Context: an optimization exercise on an open-source flow, tuned for small area. The choices shown serve that exercise and are no tape-out recipe.
Where RTL was checked, it was by simulation tests only, not by an equivalence proof against the original.
Some runs may be left out. An edit can pass the tests and still lose a function that they never use.
For runs 1 to 5, only the layout was checked, not whether the RTL still works.
No driver is modelled on the clock port, so clocking that relies on it looks cheaper here than on a real chip.

### Metal 1, run 1

Bar = 100 um.
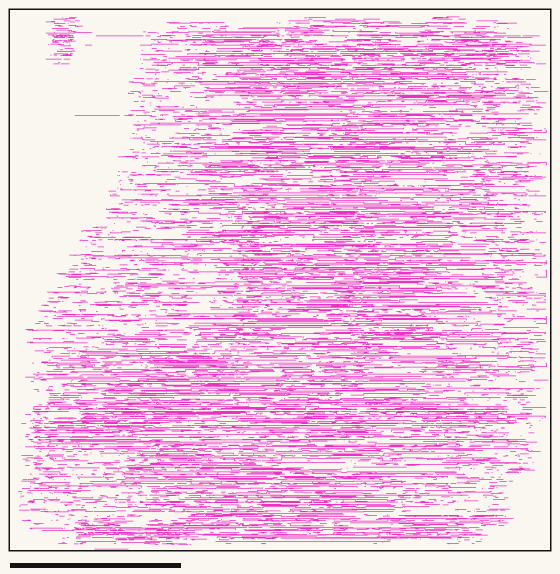
### Cell sizes after repair, run 1

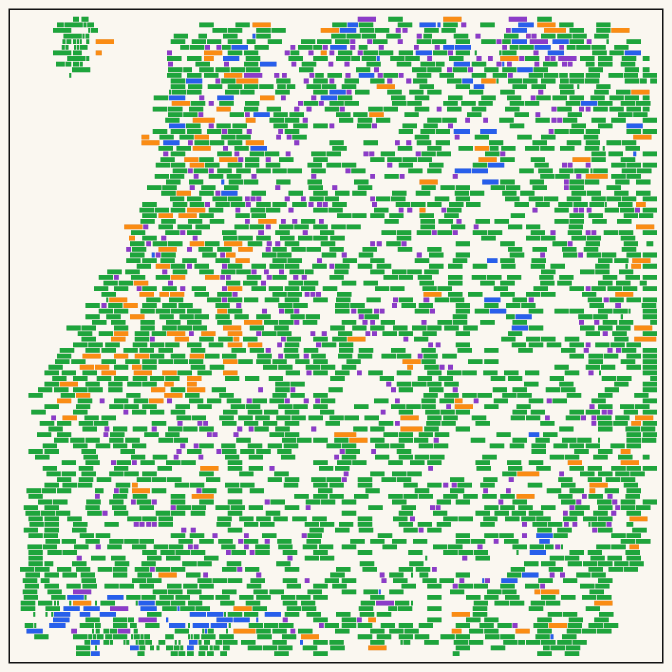
### Clock wires, drivers and flops, run 1

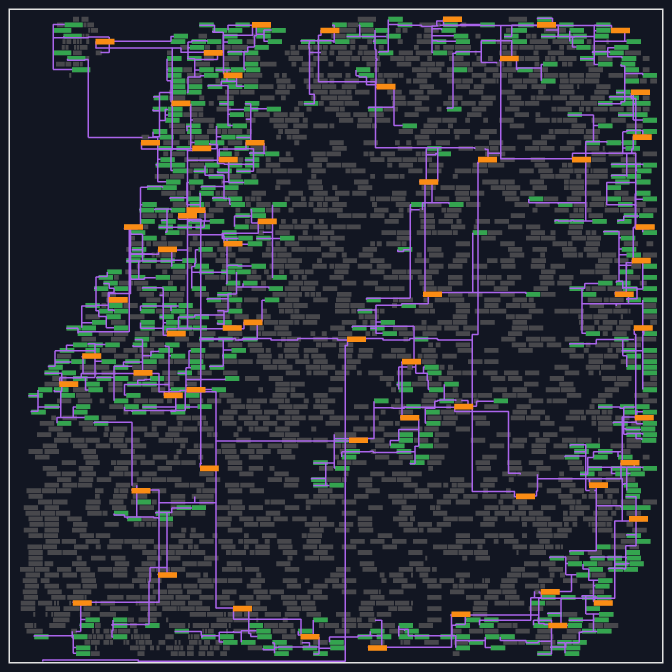
--- flow/design.v: outline only ---
// module FIR_FILTER: 1465 lines
// module fir_fa: 6 lines
// module fir_ha: 6 lines
module FIR_FILTER (clk, rst, data_valid, data, fir_valid, fir_d);
  // ...
==> flow/run.sh <==
#!/bin/bash
# synth_recipe.tcl (not shown) runs the flow's synth.tcl, then flattens the netlist and writes it again
# the make line also repeats each setting of config.mk as NAME=value (left out here)
make -C /OpenROAD-flow-scripts/flow DESIGN_CONFIG=/design/flow/config.mk WORK_HOME=/design/flow/orfs CLKGATE_MAP_FILE= SYNTH_SCRIPT=/design/flow/synth_recipe.tcl finish
==> flow/config.mk <==
export PLATFORM = sky130hd
export DESIGN_NAME = FIR_FILTER
export DESIGN_NICKNAME = FIR_FILTER
export VERILOG_FILES = /design/flow/design.v
export SDC_FILE = /design/flow/constraint.sdc
export NUM_CORES = 4
export LEC_CHECK = 0
export CAP_MARGIN = 20
export CORE_MARGIN = 2
export CORE_UTILIZATION = 40
export SLEW_MARGIN = 20
export SYNTH_HIERARCHICAL = 1
==> flow/constraint.sdc <==
create_clock -name core_clock -period 15.0 [get_ports {clk}]
set_input_delay 3.0000 -clock core_clock [delete_from_list [all_inputs] [get_ports {clk}]]
set_output_delay 3.0000 -clock core_clock [all_outputs]
set_load 0.01 [all_outputs]
==> impl_metrics.tcl, run 1 <==
set metrics [dict create \
    outcome "finished with violations" \
    violations "setup timing" \
    place_congestion 1.02 \
    fin_ws_ps -3760 \
    core_um2 96600 \
    cts.clk_slew.worst_paths_ps 70 \
    dpl-instance-area_um2 44800 \
    gr-usage-all-layers 0.294 \
    crit_cells 53 \
    fmax_ghz 0.0533 \
    hold_class "register to register" \
    cp-end-kind "register" \
    finalSetupViolCount 8 \
    worstPathRequired_ps 15610 \
    cts_buffers 61 \
    crit_arrival_ps 19370 \
    yosysSeqAreaShare 0.275 \
    r2r_slack_ps -3760 \
    worst_path_max_delay_cell "fa_2" \
    routed_wl_um 138000 \
    drtIter0Drc 1781 \
    synth_nets 3456 \
    synthArstFlopShare 0.0112 \
]
Back to the opening pictures, 'Metal 1':
wire length on this layer = 59.6 mm
longest straight run = 106 um
nets with wire on the layer = 3,716
share of all routed wire = 43%

Back to the opening pictures, 'Cell sizes after repair':
purple -> x3 and x4  # cells 401, share 15%, most used buf_4
green -> x1 and smaller  # cells 1,982, share 76%, most used fa_1
orange -> x6 and larger  # cells 143, share 5.5%, most used clkbuf_16
blue -> x2  # cells 91, share 3.5%, most used fa_2
P&R area growth vs syn: 21.3%
slack of the critical path: -3760 ps
post-route design area: 47,200 um2

Back to the opening pictures, 'Clock wires, drivers and flops':
purple -> clock wires  # length 7,920 um
orange -> clock-net drivers  # count 61
green -> flip-flops  # count 534
flops lie = all over the die
routed clock nets = 62
worst skew pair latency: 700 ps
Final Skew: 39.3 ps

-- run 1: cell families after synthesis --
logic type | Yosys count | share of synthesized area
adders and majority gates | 1399 | 0.709
buffers and inverters | 47 | 0.00457
xor gates and xnor gates | 17 | 0.00383
DFF | 534 | 0.275
AOI/OAI and AO/OA | 5 | 0.000771
and+or+nand+nor | 35 | 0.00579
other | 1 | 0.0000964
-- run 1: worst register-to-register path, delay by kind of cell, from the launching register on --
family | cells | cell delay, ps
buffers and inverters | 3 | 170
DFF | 1 | 340
adders and majority gates | 50 | 18160
-- run 1: per-stage QoR --
stage               std cells  setup slack [ps]  hold slack [ps]   util
floorplan                2038             -3110              334      -
global placement         3775             -3850              336  0.464
detailed placement       3775             -3960              345  0.464
CTS                      3892             -3880              351  0.488
global route             3893             -4130              360  0.489
finish                   3895             -3760              354  0.489
-- run 1: cells in the final DEF, fill, tap and decap left out, drive strengths merged, types with 6 or more instances in the layout --
cell type	count
clkinv	14
dfrtp	6
dfxtp	528
nor2	6
ha	53
buf	430
bufinv	8
clkdlybuf4s50	35
inv	59
xor2	12
nand3	9
fa	1346
clkbuf	78
-- run 1: routing by layer --
| metal | wire, um | up-vias | track usage |
|---|---|---|---|
| met2 | 56300 | 952 | 0.390 |
| met4 | 2270 | 4 | 0.0521 |
| met3 | 19600 | 130 | 0.162 |
| met5 | 304 | - | 0.0213 |
| li1 | - | 7315 | - |
| met1 | 59600 | 11100 | 0.424 |
-- run 1: final cells by class --
class,count,area [um2],area share
Tap cell,1276,1600,0.0338
Sequential cell,534,10700,0.227
Inverter,46,173,0.00366
Antenna cell,2,5.00,0.000106
Multi-Input combinational cell,1457,28300,0.600
Timing Repair Buffer,465,4140,0.0878
Clock buffer,78,1730,0.0367
Clock inverter,37,523,0.0111
-- run 1: repair_timing --
| action | 4_1_cts | 5_1_grt |
|---|---|---|
| pin swaps | 3 | 4 |
| setup endpoints to repair | 9 | 9 |
| cloned | 0 | 0 |
| buffers inserted | 2 | 1 |
| gates resized for setup | 20 | 13 |
## Run 2: large edit since run 1, in outline
flow/design.v: 1477 -> 1526 lines; modules unchanged: 2
  FIR_FILTER: edited, 1465 -> 1514 lines
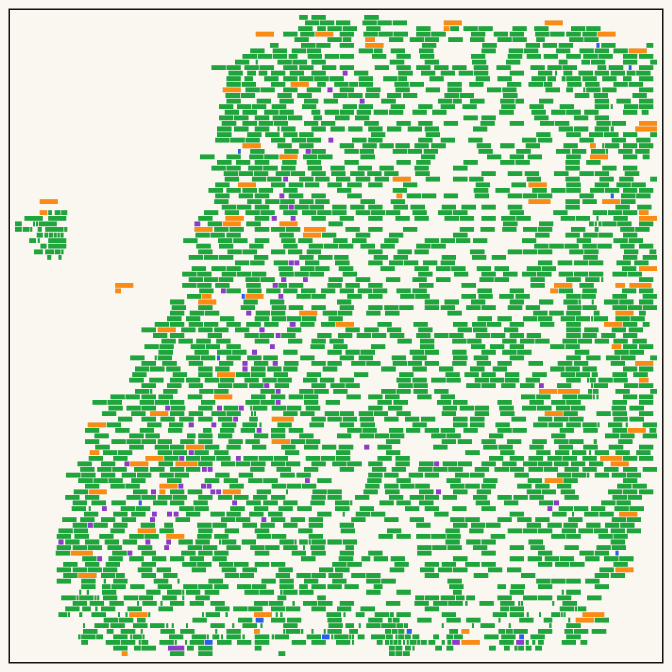
*Cell sizes after repair, run 2*
blue -> x2  # cells 13, share 0.56%, most used clkinv_2
purple -> x3 and x4  # cells 73, share 3.1%, most used buf_4
orange -> x6 and larger  # cells 87, share 3.7%, most used clkbuf_16
green -> x1 and smaller  # cells 2,150, share 93%, most used fa_1

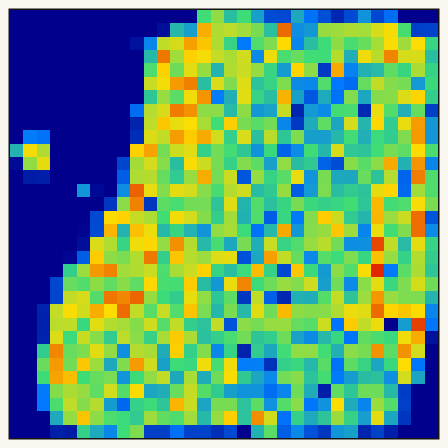
*Local utilization, run 2*
32 x 32 tiles, from dark blue (low) to red (high), 0 to 100% covered.
mean over tiles = 42%
emptiest ninth of the die = top left
nearly empty tiles = 20%
Core Util, Final: 0.448
Initial Utilization: 0.402
core region area: 98,000 um2

==> run 2 against run 1 <==
The run now finishes clean. Maximum frequency grew 33%. Wire length shrank 13%. Critical path depth shrank 20. Setup slack gained 4700 ps. Synthesized cell count grew 3.9%. Worst hold slack gained 2.2 ps.
==> impl_metrics.tcl, run 2 <==
set metrics [dict create \
    outcome "no timing/DRC/antenna violations" \
    mappedNetlistArea_um2 39400 \
    r2r_slack_ps 940 \
    yosysMostFrequentCell "fa_1" \
    fmax_ghz 0.0711 \
    syn_inst 2118 \
    io_pins 36 \
    synth_area_leaders "fa_1, dfxtp_1, ha_1" \
    cp-end-kind "register" \
    syn_to_final_growth_pct 11.5 \
    worst_path_max_delay_cell "fa_1" \
    cts.clk_slew.worst_paths_ps 60 \
    start_kind "register" \
    overflow 0 \
    yosysSeqAreaShare 0.272 \
    cts_buffers 60 \
    dieArea_um2 101000 \
    crit_cells 33 \
    synth_nets 3543 \
    final_cell_mix "fa_1, dfxtp_1, inv_1" \
    dpl_worst_slack_ps 865 \
    tritoncts "yes" \
    final.setup_skew_ps 23.3 \
    post-cts-setup-buffers 0 \
    drtIter0Drc 1715 \
    finalSetupViolCount 0 \
    clock_latency_ps 670 \
    path_common_cell "fa_1" \
    crit_arrival_ps 14640 \
    rsz0062_at_grt "false" \
    cts-resized-gates 0 \
    detail_route.wl_per_cell_um 33.2 \
    routed_wl_um 120000 \
    fin_ws_ps 938 \
    hold_class "register to register" \
    fp.dieH_um 318 \
    layout_commonest_cell "fa_1" \
    gr-usage-all-layers 0.249 \
    dp.final_hpwl_um 109000 \
    place_congestion 0.995 \
    grt_pass1_wl_um 171000 \
    vias_per_cell 5.10 \
    yosysWarnings 7 \
    synthArstFlopShare 0.0112 \
    synth_top_area_cell "fa_1" \
    period_minus_slack_ps 14060 \
    worstPathRequired_ps 15580 \
]
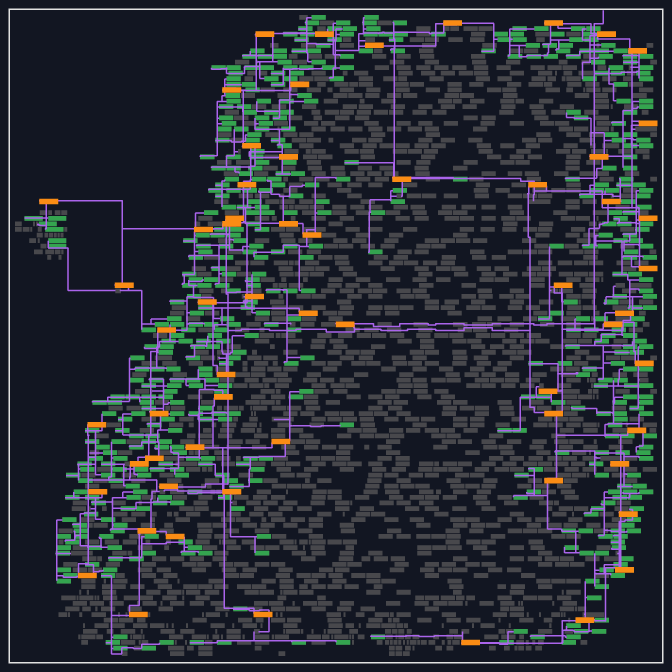
*Clock wires, drivers and flops, run 2*
orange -> clock-net drivers  # count 60
green -> flip-flops  # count 534
purple -> clock wires  # length 7,430 um
flops lie = all over the die
routed clock nets = 61

run 2: cell count changes after synthesis, moves of 3 or more:
cell / before / now
xnor2_1: 5 / 15
mux2_2: 0 / 3
inv_1: 46 / 94
nand3_1: 7 / 12
and3_1: 0 / 3
nor4_2: 3 / 0
mux2i_1: 0 / 7
nor3_1: 5 / 1
xor2_1: 12 / 4
and2_1: 0 / 3
ha_1: 53 / 62
run 2: area by class of cell:
| cell class | count | area [um2] |
|---|---|---|
| Inverter | 94 | 353 |
| Multi-Input combinational cell | 1489 | 28300 |
| Clock buffer | 73 | 1620 |
| Tap cell | 1287 | 1610 |
| Timing Repair Buffer | 97 | 816 |
| Clock inverter | 36 | 498 |
| Sequential cell | 534 | 10700 |
| Fill cell | 8379 | 54100 |
| Antenna cell | 2 | 5.00 |
run 2: metal layers:
layer  part of all wire  up-vias  global-route usage  wire length (um)
met2               0.42      791               0.336             49900
met3               0.12       93               0.103             13900
li1                   -     6789                   -                 -
met5                  0        -                   0                 0
met4              0.016        0              0.0460              1960
met1               0.45    10800               0.377             54000
run 2: per-stage QoR:
stage               area [um2]  instances  hold WS [ps]
floorplan                39400       2118           334
global placement         41800       3501           341
detailed placement       41800       3501           344
CTS                      43900       3610           354
global route             43900       3610           362
finish                   43900       3612           356
run 2: cell families after synthesis:
kind of cell    share of synthesized area
xor+xnor                          0.00423
fa+ha+maj                           0.703
simple gates                      0.00604
mux                               0.00321
buf+inv                           0.00925
compound gates                    0.00175
flops                               0.272
run 2: worst reg2reg max path: cells and delay by family, from the launching register on:
| family | cells | cell delay, ps |
|---|---|---|
| AO/OA/AOI/OAI | 1 | 100 |
| flip-flops | 1 | 320 |
| buffers and inverters | 2 | 100 |
| AND/OR/NAND/NOR | 1 | 70 |
| adder cells (fa/ha/maj) | 27 | 12730 |
| multiplexers | 2 | 670 |
==> inputs of run 3 (changes only) <==
--- a/flow/config.mk
+++ b/flow/config.mk
@@ -9,3 +9,5 @@
 export CORE_MARGIN = 2
-export CORE_UTILIZATION = 40
+export CORE_UTILIZATION = 55
+export CTS_BUF_LIST = sky130_fd_sc_hd__clkbuf_8
+export CTS_CLUSTER_SIZE = 30
 export SLEW_MARGIN = 20
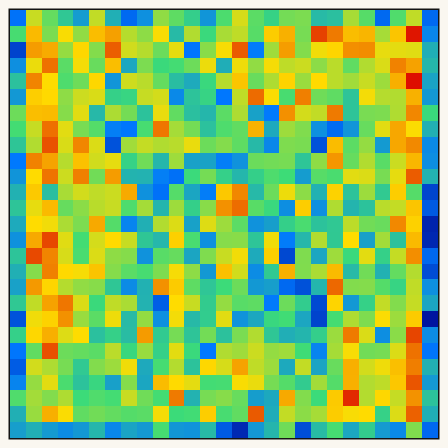
*Local utilization, run 3*
27 x 27 tiles, from dark blue (low) to red (high), 0 to 100% covered.
fullest tile = 98%
mean over tiles = 57%
tiles over 75% full = 18%
Core Util, Final: 0.607
Initial Utilization: 0.553
core region area: 71,200 um2

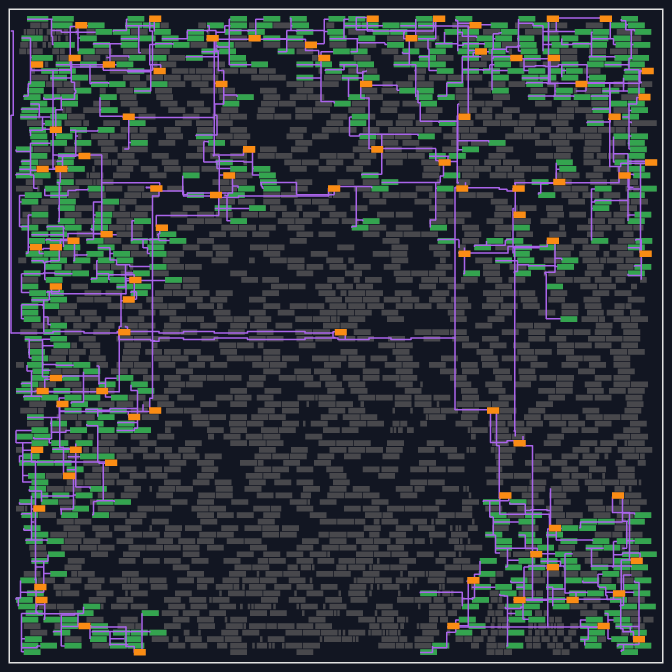
*Clock wires, drivers and flops, run 3*
green -> flip-flops  # count 534
purple -> clock wires  # length 6,950 um
orange -> clock-net drivers  # count 87
routed clock nets = 88
flops lie = all over the die

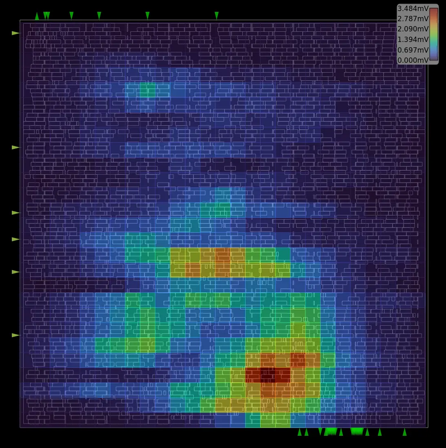
*Static IR drop, run 3*

==> run 3 against run 2 <==
Critical path depth increased by 1. Via count increased by 3.4%. Final area decreased by 1.6%. Critical path type unchanged. Global-route usage increased by 13 points.
==> impl_metrics.tcl, run 3 <==
set metrics [dict create \
    outcome "no timing/DRC/antenna violations" \
    crit_cells 34 \
    dieArea_um2 73700 \
    post-cts-setup-buffers 0 \
    r2r_slack_ps 860 \
    worstPathRequired_ps 15550 \
    wl_met2_um 62100 \
    cp-end-kind "register" \
    syn_to_final_growth_pct 9.74 \
    detail_route.wl_per_cell_um 38.6 \
    final.setup_skew_ps 52.7 \
    dp.final_hpwl_um 117000 \
    mappedNetlistArea_um2 39400 \
    finalSetupViolCount 0 \
    synth_nets 3543 \
    synth_area_leaders "fa_1, dfxtp_1, ha_1" \
    met1_length_um 47800 \
    place_congestion 1.03 \
    synth_top_area_cell "fa_1" \
    cts-resized-gates 0 \
    drtIter0Drc 1666 \
    period_minus_slack_ps 14140 \
    top_layer_used "met4" \
    yosysWarnings 7 \
    dr_wl_met3_um 9280 \
    layout_commonest_cell "fa_1" \
    worst_path_max_delay_cell "fa_1" \
    grt_pass1_wl_um 184000 \
    io_pins 36 \
    tritoncts "yes" \
    fmax_ghz 0.0707 \
    final-seq-area_um2 10700 \
    rsz0062_at_grt "false" \
    synthArstFlopShare 0.0112 \
    cts.clk_slew.worst_paths_ps 60 \
    clock_latency_ps 710 \
    path_common_cell "fa_1" \
    hold_slack_ps 327 \
    routed_wl_um 127000 \
    fp.dieH_um 272 \
    syn_inst 2118 \
    final_cell_mix "fa_1, dfxtp_1, inv_1" \
    crit_arrival_ps 14680 \
    num-fill-cells 5293 \
    yosysSeqAreaShare 0.272 \
    cts_buffers 87 \
    avgSynthCellArea_um2 18.6 \
]
==> run 3: logic make-up after synthesis <==
| logic type | count (synthesis) | share of synthesized area |
|---|---|---|
| xor gates and xnor gates | 19 | 0.00423 |
| buffers and inverters | 95 | 0.00925 |
| AOI/OAI and AO/OA | 9 | 0.00175 |
| DFF | 534 | 0.272 |
| and+or+nand+nor | 43 | 0.00604 |
| muxes | 11 | 0.00321 |
| adders and majority gates | 1407 | 0.703 |
==> run 3: per-layer routing <==
metal | up-vias | GRT usage
met5 | - | 0
met4 | 0 | 0.197
met3 | 297 | 0.0794
met2 | 960 | 0.596
met1 | 11000 | 0.494
li1 | 6836 | -
==> run 3: stage by stage <==
step | setup slack [ps] | std cells | area, um2
global route | 366 | 3307 | 43200
detailed placement | 783 | 3148 | 41200
floorplan | 2010 | 2118 | 39400
finish | 862 | 3307 | 43200
global placement | 751 | 3148 | 41200
CTS | 720 | 3306 | 43200
==> run 3: layout make-up <==
cell class	count	share of cell area
inverter	94	0.00817
sequential	534	0.248
timing repair buffer	81	0.0161
multi-input combinational	1489	0.655
clock inverter	48	0.0103
antenna	1	0.0000579
clock buffer	110	0.0350
tap	950	0.0275
==> inputs of run 4 (changes only) <==
--- a/flow/config.mk
+++ b/flow/config.mk
@@ -9,5 +9,5 @@
 export CORE_MARGIN = 2
-export CORE_UTILIZATION = 55
-export CTS_BUF_LIST = sky130_fd_sc_hd__clkbuf_8
-export CTS_CLUSTER_SIZE = 30
+export CORE_UTILIZATION = 65
+export CTS_BUF_LIST = sky130_fd_sc_hd__clkbuf_4
+export GPL_TIMING_DRIVEN = 0
 export SLEW_MARGIN = 20
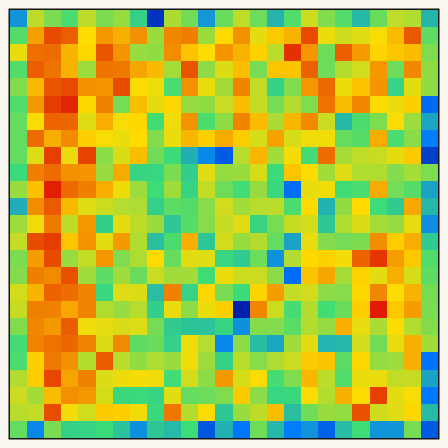
*Local utilization, run 4*
25 x 25 tiles, from dark blue (low) to red (high), 0 to 100% covered.
tiles over 75% full = 32%
fullest tile = 97%
mean over tiles = 66%
Core Util, Final: 0.704
core region area: 60,100 um2
Initial Utilization: 0.655

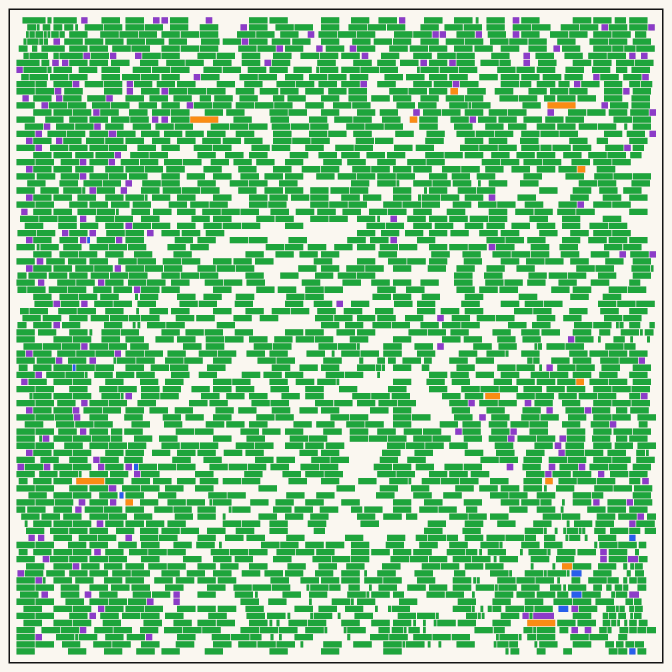
*Cell sizes after repair, run 4*
purple -> x3 and x4  # cells 184, share 7.8%, most used clkbuf_4
blue -> x2  # cells 9, share 0.38%, most used mux2_2
orange -> x6 and larger  # cells 12, share 0.51%, most used inv_6
green -> x1 and smaller  # cells 2,164, share 91%, most used fa_1
Buffers excl. clock: 36
slack of the critical path: 568 ps
P&R area growth vs syn: 7.57%

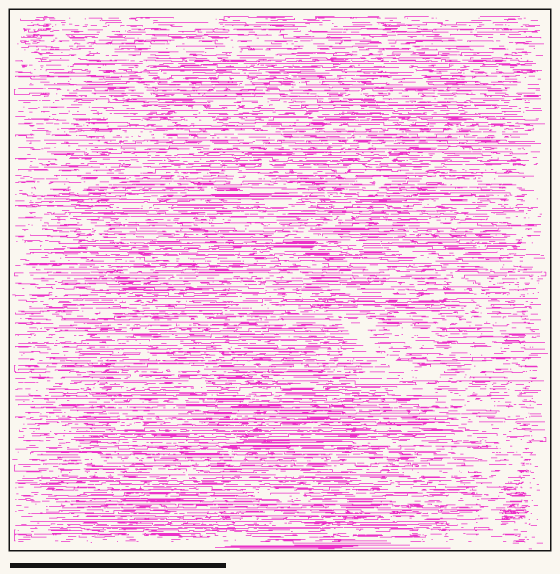
*Metal 1, run 4*
Bar = 100 um.
main direction = horizontal
share of all routed wire = 38%
nets with wire on the layer = 3,435
longest straight run = 88.8 um
GR Util met1: 0.559
DR vias: 19,400
Total Wirelength: 115,000 um

==> run 4 against run 3 <==
Still clean on timing, DRC and antenna. Sequential cell count unchanged. First-iteration DRC count increased by 12%. Setup slack got worse by 290 ps. Wire length decreased by 9.6%. Count of clock-buffer cells in the layout increased by 68. Non-clock buffer count decreased by 45. Worst hold slack got worse by 3.8 ps. Core utilization increased by 9.8 points. Largest cell class unchanged.
==> impl_metrics.tcl, run 4 <==
set metrics [dict create \
    outcome "no timing/DRC/antenna violations" \
    synth_fa_ha_area_frac 0.703 \
    synth_area_leaders "fa_1, dfxtp_1, ha_1" \
    rsz0062_at_grt "false" \
    design_area_um2 42400 \
    avgSynthCellArea_um2 18.6 \
    yosysSeqAreaShare 0.272 \
    final_cell_mix "fa_1, dfxtp_1, clkbuf_4" \
    worst_path_max_delay_cell "fa_1" \
    clock_latency_ps 970 \
    synth-seq-cells 534 \
    gr-usage-all-layers 0.403 \
    synth_top_area_cell "fa_1" \
    io_pins 36 \
    yosys.area_share.simple 0.00604 \
    num-fill-cells 3930 \
    layout_commonest_cell "fa_1" \
    detail_route.wl_per_cell_um 36.5 \
    start_kind "register" \
    vias_per_cell 6.14 \
    cts.clk_slew.worst_paths_ps 60 \
    grt_pass1_wl_um 168000 \
    synth_xor_area_frac 0.00423 \
    yosysWarnings 7 \
    synth_mux_area_frac 0.00321 \
    synth_top_family_by_area "adder cells" \
    yosysMostFrequentCell "fa_1" \
    finalSetupViolCount 0 \
    cts_buffers 135 \
    dpl_worst_slack_ps 633 \
    mappedNetlistArea_um2 39400 \
    worstPathRequired_ps 15830 \
    synth_nets 3543 \
    dp.final_hpwl_um 103000 \
    r2r_slack_ps 570 \
    dpl-instance-area_um2 40700 \
    max_slew_margin 0.347 \
    path_common_cell "fa_1" \
    synth_compound_area_frac 0.00175 \
    num_rows 90 \
    period_minus_slack_ps 14430 \
    cp-end-kind "register" \
    final.setup_skew_ps 59.2 \
    cts-resized-gates 0 \
    overflow 0 \
    fmax_ghz 0.0693 \
    crit_arrival_ps 15260 \
    synthFlopType "dfxtp_1" \
    dieArea_um2 62600 \
    post-cts-setup-buffers 0 \
    tritoncts "yes" \
]
-- run 4: cell counts after synthesis --
Identical to the previous run, type by type.
-- run 4: cells by family after synthesis --
family,after synthesis
simple gates,43
flops,534
buf+inv,95
xor+xnor,19
fa+ha+maj,1407
compound gates,9
mux,11
-- run 4: per-stage QoR --
| stage | instances | utilization | hold slack (ps) |
|---|---|---|---|
| 2_1_floorplan | 2118 | - | 334 |
| 3_3_place_gp | 2935 | 0.677 | 345 |
| 3_5_place_dp | 2935 | 0.677 | 346 |
| 4_1_cts | 3151 | 0.704 | 313 |
| 5_1_grt | 3155 | 0.704 | 326 |
| 6_report | 3155 | 0.704 | 323 |
-- run 4: per-layer routing --
metal,wire [um],global-route usage
met1,43300,0.559
met2,51700,0.575
met3,14400,0.157
met4,5780,0.185
met5,0,0
-- run 4: area by class of cell --
cell class | count | area (um2) | share of cell area
multi-input combinational | 1489 | 28300 | 0.668
sequential | 534 | 10700 | 0.253
clock buffer | 178 | 1340 | 0.0315
tap | 782 | 978 | 0.0231
inverter | 94 | 353 | 0.00833
timing repair buffer | 35 | 350 | 0.00827
clock inverter | 38 | 307 | 0.00724
buffer | 1 | 11.3 | 0.000266
antenna | 4 | 10.0 | 0.000236
-- run 4: critical path: cells and delay by family, from the launching register on --
kind	cells	cell delay [ps]
mux	2	530
compound gates	1	140
buf+inv	4	320
fa+ha+maj	28	12920
simple gates	1	60
flops	1	320
==> run 5: too many edits to list; what changed since run 4 <==
flow/design.v: 1526 -> 1188 lines; modules unchanged: 2
  FIR_FILTER: edited, 1514 -> 1176 lines
==> flow/flow/run.sh (new file) <==
#!/bin/bash
# The standard layout, run stage by stage:
# - floorplan: pre-CTS setup repair only for paths worse than -3 ns (the clock skew
#   added after CTS gives the adder paths into the output register more time)
# - CTS: no dummy loads, sink clusters of up to 10 flops on clkbuf_4, then
#   flow/skew.tcl delays the output register's clock and repairs timing
# - port buffers: buf_1
set -euo pipefail
here=$(pwd)
export CTS_ARGS="-sink_clustering_enable -repair_clock_nets -buf_list sky130_fd_sc_hd__clkbuf_4 -sink_clustering_size 10 -sink_clustering_max_diameter 60 -dont_use_dummy_load"
export BUFFER_PORTS_ARGS="-buffer_cell sky130_fd_sc_hd__buf_1"
export SKEW_MIN_BIT=7
export SKEW_CELLS="dlygate4sd3_1 dlygate4sd3_1 dlygate4sd3_1 clkbuf_8"
SETUP_SLACK_MARGIN=-3 bash standard.sh floorplan > floorplan.log 2>&1
bash standard.sh place > place.log 2>&1
SKIP_CTS_REPAIR_TIMING=1 POST_CTS_TCL=$here/flow/skew.tcl bash standard.sh cts > cts.log 2>&1
bash standard.sh > finish.log 2>&1
==> flow/flow/skew.tcl (new file) <==
# Post-CTS hook: delay the clock of the output register r (its D inputs end the
# long adder paths; its Q outputs only feed the output ports through a short
# incrementer). Useful skew on the register-to-register paths into r.
set block [ord::get_db_block]
set db [ord::get_db]
set rinsts {}
set nr 0
set minbit [expr {[info exists ::env(SKEW_MIN_BIT)] ? $::env(SKEW_MIN_BIT) : 0}]
foreach inst [$block getInsts] {
  if {[regexp {^r\\?\[(\d+)\\?\]\$_DFF_P_$} [$inst getName] -> bit]} {
    incr nr
    if {$bit >= $minbit} { lappend rinsts $inst }
  }
}
puts "skew: delaying [llength $rinsts] of $nr output-register flops"
if {$nr != 16} { error "skew: expected 16 output-register flops" }
set srcnet [[[lindex $rinsts 0] findITerm CLK] getNet]
set sx 0; set sy 0
foreach r $rinsts { set loc [$r getLocation]; set sx [expr {$sx + [lindex $loc 0]}]; set sy [expr {$sy + [lindex $loc 1]}] }
set cx [expr {int($sx / [llength $rinsts])}]
set cy [expr {int($sy / [llength $rinsts])}]
set prev $srcnet
set i 0
foreach c $::env(SKEW_CELLS) {
  set m [$db findMaster sky130_fd_sc_hd__$c]
  set inst [odb::dbInst_create $block $m "skew_dly_$i"]
  set net [odb::dbNet_create $block "skew_net_$i"]
  $net setSigType CLOCK
  [$inst findITerm A] connect $prev
  [$inst findITerm X] connect $net
  $inst setLocation $cx $cy
  $inst setPlacementStatus PLACED
  set prev $net
  incr i
}
foreach r $rinsts {
  set it [$r findITerm CLK]
  $it disconnect
  $it connect $prev
}
global_connect
detailed_placement
estimate_parasitics -placement
report_clock_skew
repair_timing_helper
detailed_placement
check_placement -verbose
estimate_parasitics -placement
report_checks -path_delay max -format end
report_checks -path_delay min -format end
==> flow/standard.sh (new file) <==
#!/bin/bash
# synth_recipe.tcl (not shown) runs the flow's synth.tcl, then flattens the netlist and writes it again
# the make line also repeats each setting of config.mk as NAME=value (left out here)
make -C /OpenROAD-flow-scripts/flow DESIGN_CONFIG=/design/flow/config.mk WORK_HOME=/design/flow/orfs CLKGATE_MAP_FILE= SYNTH_SCRIPT=/design/flow/synth_recipe.tcl "${@:-finish}"
--- a/flow/config.mk
+++ b/flow/config.mk
@@ -8,6 +8,5 @@
 export CAP_MARGIN = 20
 export CORE_MARGIN = 2
-export CORE_UTILIZATION = 65
-export CTS_BUF_LIST = sky130_fd_sc_hd__clkbuf_4
+export CORE_UTILIZATION = 60
 export GPL_TIMING_DRIVEN = 0
 export SLEW_MARGIN = 20
removed: flow/run.sh
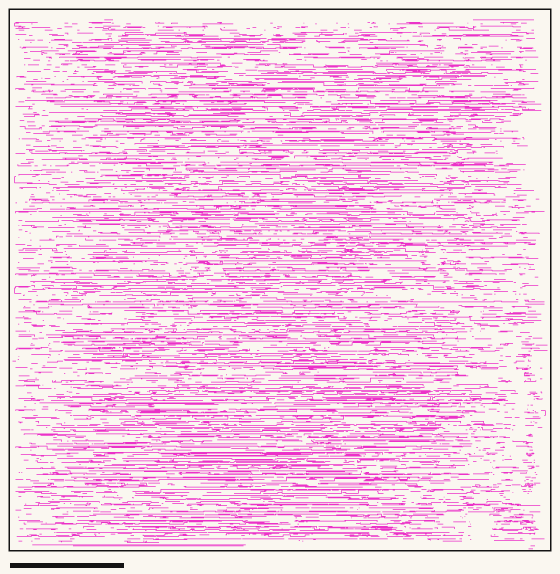
*Metal 1, run 5*
Bar = 50 um.
share of all routed wire = 43%
main direction = horizontal
wire length on this layer = 36.4 mm

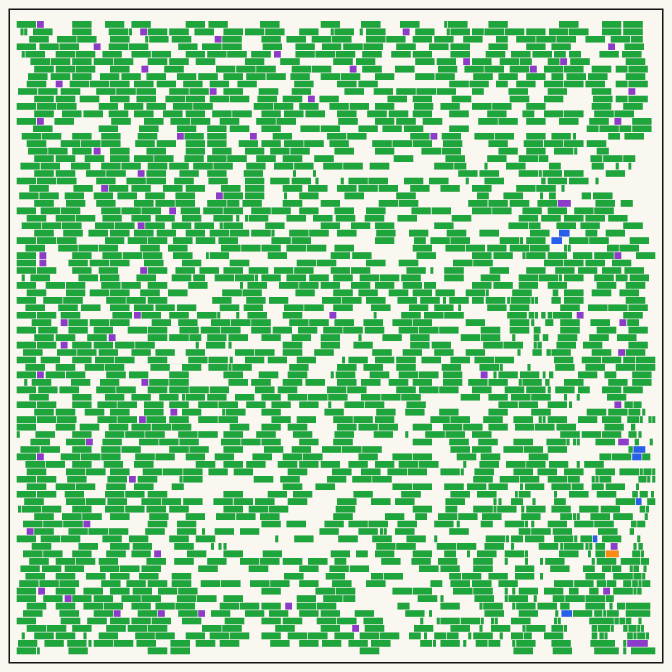
*Cell sizes after repair, run 5*
green -> x1 and smaller  # cells 1,858, share 96%, most used fa_1
purple -> x3 and x4  # cells 63, share 3.3%, most used clkbuf_4
orange -> x6 and larger  # cells 1, share 0.052%, most used clkbuf_8
blue -> x2  # cells 7, share 0.36%, most used maj3_2

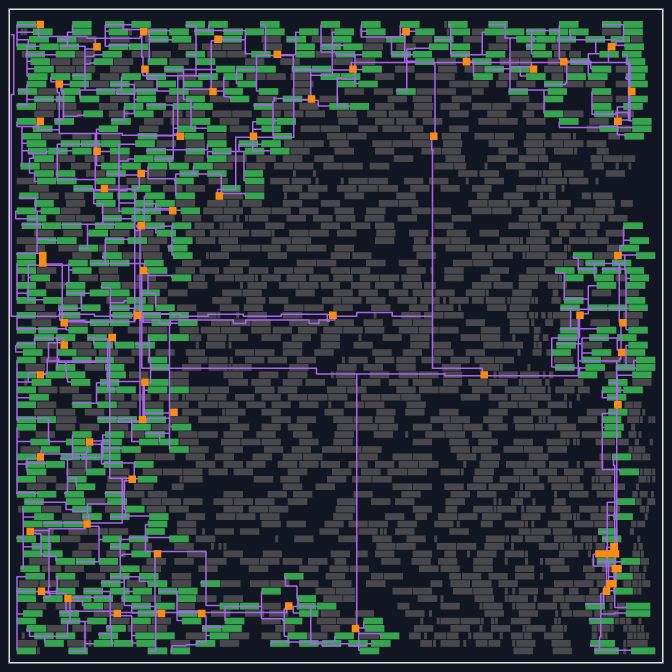
*Clock wires, drivers and flops, run 5*
orange -> clock-net drivers  # count 64
purple -> clock wires  # length 5,850 um
green -> flip-flops  # count 534
routed clock nets = 65
flops lie = all over the die
Final Skew: 1850 ps
worst skew pair latency: 2600 ps

==> run 5 against run 4 <==
Via count is 24% lower. Critical endpoint unchanged. Worst hold slack worse by 300 ps. Area after synthesis is 17% lower. Global-route usage is 7.7 points lower. Largest cell class unchanged. Register-to-register slack better by 210 ps. Clock skew is 1800 ps higher. Die area is 9.6% lower. Final area is 19% lower. Sequential cell count stayed put. Setup slack better by 210 ps.
==> impl_metrics.tcl, run 5 <==
set metrics [dict create \
    gr-usage-all-layers 0.326 \
    syn_inst 1830 \
    drc 0 \
    num_rows 85 \
    fp.dieH_um 238 \
    drtIter0Drc 1181 \
    io_pins 36 \
    dp.final_hpwl_um 77800 \
    max_slew_margin 0.540 \
    syn_to_final_growth_pct 4.59 \
    start_util 0.608 \
    vias 14700 \
    final_cell_mix "fa_1, dfxtp_1, inv_1" \
    dpl_worst_slack_ps -1030 \
    rsz0062_at_grt "false" \
    synth-seq-cells 534 \
    vias_per_cell 5.59 \
    synth_area_leaders "fa_1, dfxtp_1, ha_1" \
    r2r_slack_ps 780 \
    place_congestion 0.968 \
    avgSynthCellArea_um2 17.9 \
    outcome "no timing/DRC/antenna violations" \
    finalSetupViolCount 0 \
    fin_ws_ps 780 \
    yosysMostFrequentCell "fa_1" \
    overflow 0 \
    hold_viol_final 0 \
    synth_nets 2924 \
    layout_commonest_cell "fa_1" \
    cts.clk_slew.worst_paths_ps 110 \
    yosysSeqAreaShare 0.327 \
    path_common_cell "fa_1" \
    tritoncts "yes" \
    start_kind "register" \
    core_um2 53900 \
    mappedNetlistArea_um2 32800 \
    synthArstFlopShare 0.0112 \
    routed_wl_um 84900 \
    hold_class "register to register" \
    detail_route.wl_per_cell_um 32.3 \
    worst_path_max_delay_cell "fa_1" \
    worstPathRequired_ps 17490 \
    cp-end-kind "register" \
    period_minus_slack_ps 14220 \
    grt_pass1_wl_um 124000 \
    synth_top_area_cell "fa_1" \
    first_pass_iters 5 \
    synthFlopType "dfxtp_1" \
]
-- run 5: cell types whose count changed in the layout (fill, tap and decap cells not counted), sizes merged, moves of 4 or more --
| cell | delta |
|---|---|
| maj3 | +5 |
| clkinv | -25 |
| fa | -346 |
| clkdlybuf4s50 | -35 |
| ha | +15 |
| xor2 | +4 |
| buf | +35 |
| inv | +33 |
| bufinv | -4 |
| clkbuf | -117 |
-- run 5: area by class of cell, without the clock buffers --
class                           instances  area (um2)
Timing Repair Buffer                   35         131
Multi-Input combinational cell       1160       21600
Buffer                                  5        48.8
Inverter                              135         507
Sequential cell                       534       10700
Fill cell                            3948       19600
Antenna cell                            3        7.51
Tap cell                              696         871
-- run 5: kinds of logic after synthesis --
family,share of synthesized area
adders and majority gates,0.640
DFF,0.327
xor gates and xnor gates,0.00534
and+or+nand+nor,0.00744
AOI/OAI and AO/OA,0.00217
buffers and inverters,0.0156
muxes,0.00217
-- run 5: metrics by stage --
stage	instances	cell area, um2	util	hold slack [ps]
3_3_place_gp	2561	33800	0.627	345
3_5_place_dp	2561	33800	0.627	346
5_1_grt	2628	34300	0.636	47.9
2_1_floorplan	1830	32800	-	334
6_report	2628	34300	0.636	24.2
-- run 5: routing by layer --
metal	global-route usage	vias up	part of all wire
met1	0.474	8255	0.43
met3	0.144	95	0.12
li1	-	5738	-
met2	0.465	591	0.43
met5	0	-	0
met4	0.0654	0	0.020
-- run 5: worst max-delay path, delay by kind of cell, from the launching register on --
family	cells	cell delay [ps]
flops	1	330
fa+ha+maj	34	14680
mux	2	620
buf+inv	3	280
## Run 6: large edit since run 5, in outline
flow/design.v: 1188 -> 1184 lines; modules unchanged: 2
  FIR_FILTER: edited, 1176 -> 1172 lines
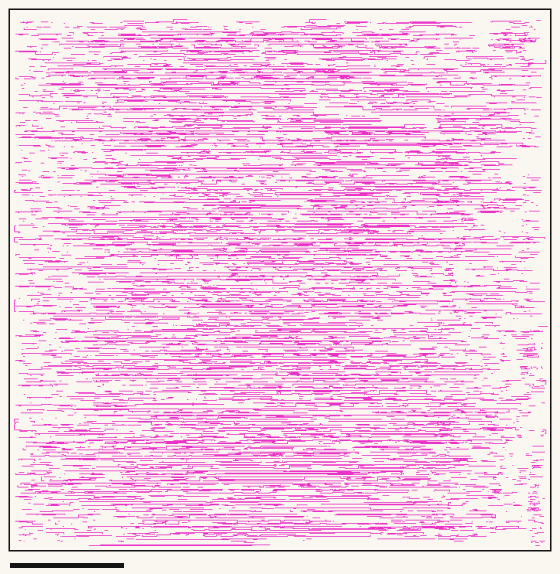
*Metal 1, run 6*
Bar = 50 um.
nets with wire on the layer = 2,852
wire length on this layer = 36.8 mm
share of all routed wire = 43%
main direction = horizontal
Total Wirelength: 84,700 um
GR Util met1: 0.483
DR vias: 14,600

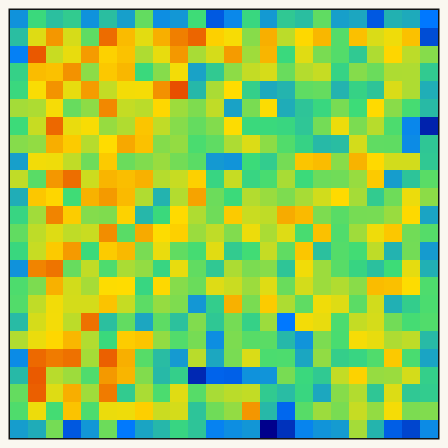
*Local utilization, run 6*
24 x 24 tiles, from dark blue (low) to red (high), 0 to 100% covered.
fullest tile = 91%
mean over tiles = 59%
nearly empty tiles = 0.20%
tiles over 75% full = 18%
Initial Utilization: 0.607
core region area: 53,900 um2
Core Util, Final: 0.635

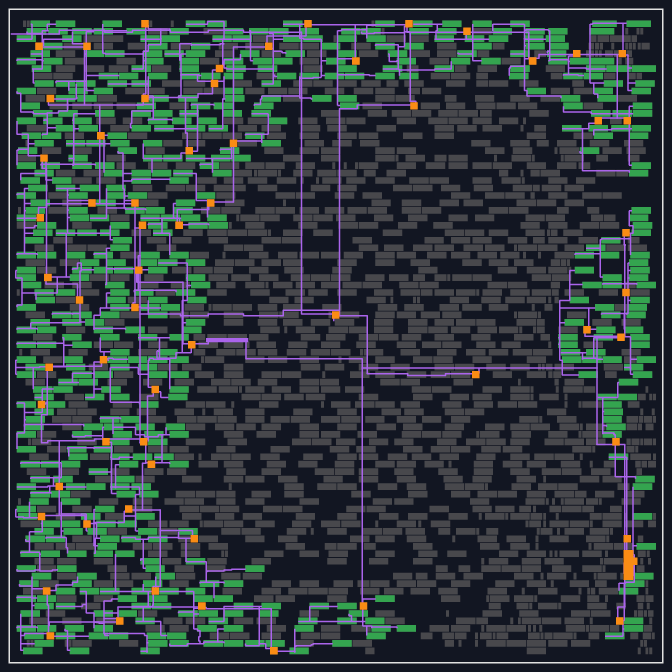
*Clock wires, drivers and flops, run 6*
purple -> clock wires  # length 5,950 um
orange -> clock-net drivers  # count 65
green -> flip-flops  # count 534
routed clock nets = 65
Final Skew: 1850 ps
worst skew pair latency: 2610 ps

==> run 6 against run 5 <==
Maximum frequency decreased by 2.2%. Worst hold slack got worse by 21 ps. Core utilization down 0.070 points. Final area is 0.11% lower. Die area shrank 0.19%. Cell count decreased by 0.15%. Setup slack worse by 320 ps. Clock skew is 1.1 ps lower. Global-route usage hardly changed. Via count decreased by 0.26%.
==> impl_metrics.tcl, run 6 <==
set metrics [dict create \
    path_common_cell "fa_1" \
    layout_commonest_cell "fa_1" \
    drc 0 \
    num_rows 85 \
    hold_slack_ps 3.02 \
    mappedNetlistArea_um2 32700 \
    vias_per_cell 5.58 \
    first_pass_iters 5 \
    r2r_slack_ps 460 \
    hold_class "register to register" \
    place_congestion 0.977 \
    synthArstFlopShare 0.0112 \
    start_kind "register" \
    synth-seq-cells 534 \
    fp.dieH_um 238 \
    met1_length_um 36800 \
    hold_viol_final 0 \
    max_slew_margin 0.554 \
    synth_area_leaders "fa_1, dfxtp_1, ha_1" \
    worst_path_max_delay_cell "fa_1" \
    rsz0062_at_grt "false" \
    avgSynthCellArea_um2 17.9 \
    finalSetupViolCount 0 \
    dp.final_hpwl_um 77300 \
    crit_arrival_ps 17040 \
    yosysSeqAreaShare 0.327 \
    synth_nets 2917 \
    period_minus_slack_ps 14540 \
    fmax_ghz 0.0688 \
    synthFlopType "dfxtp_1" \
    outcome "no timing/DRC/antenna violations" \
    io_pins 36 \
    dr_wl_met3_um 10000 \
    grt_pass1_wl_um 123000 \
    yosysWarnings 7 \
    syn_inst 1825 \
    dpl_worst_slack_ps -1330 \
    tritoncts "yes" \
    syn_to_final_growth_pct 4.67 \
    synth_top_area_cell "fa_1" \
    wl_met2_um 35800 \
    gr-usage-all-layers 0.325 \
    detail_route.wl_per_cell_um 32.3 \
]
## run 6: changes by cell type after synthesis, sizes merged, moves of 2 or more
cell    before  now
nand2        7   14
mux2i        6    2
nand3        9    6
ha          77   75
xnor2       12   15
a222oi       0    2
maj3         6    3
nor2b        4    1
a21oi        4    2
xor2         8    5
## run 6: metrics by stage
step                      area (um2)  TNS (ps)  utilization  std cells
after floorplan                32700      -137            -       1825
after global placement         33700     -5650        0.626       2556
after detailed placement       33700     -6730        0.626       2556
after global routing           34300         0        0.635       2624
final                          34300         0        0.635       2624
## run 6: per-layer routing
metal,up-vias,GRT usage
li1,5710,-
met3,112,0.142
met5,-,0
met4,2,0.0766
met2,594,0.450
met1,8223,0.483
## run 6: worst max-delay path, delay by kind of cell (launching register included)
family,cells,cell delay (ps)
adders and majority gates,36,15310
buffers and inverters,3,160
DFF,1,330
muxes,1,360
## run 6: final cells by class, without the clock buffers
type / instances / area (um2)
timing repair buffer: 37 / 151
antenna: 1 / 2.50
inverter: 136 / 510
multi-input combinational: 1155 / 21500
tap: 696 / 871
buffer: 4 / 43.8
fill: 3950 / 19700
sequential: 534 / 10700
## run 6: cell families (layout without fill, tap and decap cells)
logic type      after synthesis  after routing  share of synthesized area
fa+ha+maj                  1076           1076                      0.640
flops                       534            534                      0.327
buf+inv                     136            238                     0.0156
simple gates                 42             42                    0.00761
xor+xnor                     20             20                    0.00535
compound gates               14             14                    0.00313
mux                           3              3                   0.000956
other cells                   0              1                          0

afterwards: timing with drivers on the ports:
The flow's constraints put no driver on any port. The routed layouts listed below were extracted and timed again, unchanged, in two steps.
Step 1 (the two cells are an assumption about what drives the block):
set clk [get_ports {clk}]
set_driving_cell -lib_cell sky130_fd_sc_hd__clkbuf_16 $clk
set_driving_cell -lib_cell sky130_fd_sc_hd__buf_2 [delete_from_list [all_inputs] $clk]
Step 2, shift: input delay + t, output delay - t, t = (earliest + latest rising clock arrival at the registers) / 2. This alone moves slack from input paths to output paths.
Three values: ideal, step 1, step 2; two values: the first two.
| run | t (ns) | slack for setup (ns) | latest minus earliest clock arrival (ns) | worst register clock-pin slew, ns | worst slew at a driven data input, ns |
|---|---|---|---|---|---|
| run 1 | 0.748 | -3.762 / -3.762 / -3.762 | 0.039 / 0.040 | 0.07 / 0.07 | 0.06 |
| run 2 | 0.735 | 0.938 / 0.938 / 0.938 | 0.024 / 0.024 | 0.07 / 0.07 | 0.08 |
| run 3 | 0.750 | 0.862 / 0.862 / 0.862 | 0.063 / 0.063 | 0.07 / 0.07 | 0.04 |
| run 4 | 0.992 | 0.568 / 0.568 / 0.568 | 0.064 / 0.064 | 0.07 / 0.07 | 0.04 |
| run 5 | 1.728 | 0.780 / 0.780 / 0.780 | 1.848 / 1.848 | 0.12 / 0.12 | 0.03 |
| run 6 | 1.742 | 0.459 / 0.459 / 0.459 | 1.847 / 1.847 | 0.12 / 0.12 | 0.03 |
In run 5 and run 6 the clock reaches the registers at very different times; t lies between them, and the last value is a rough guide only.
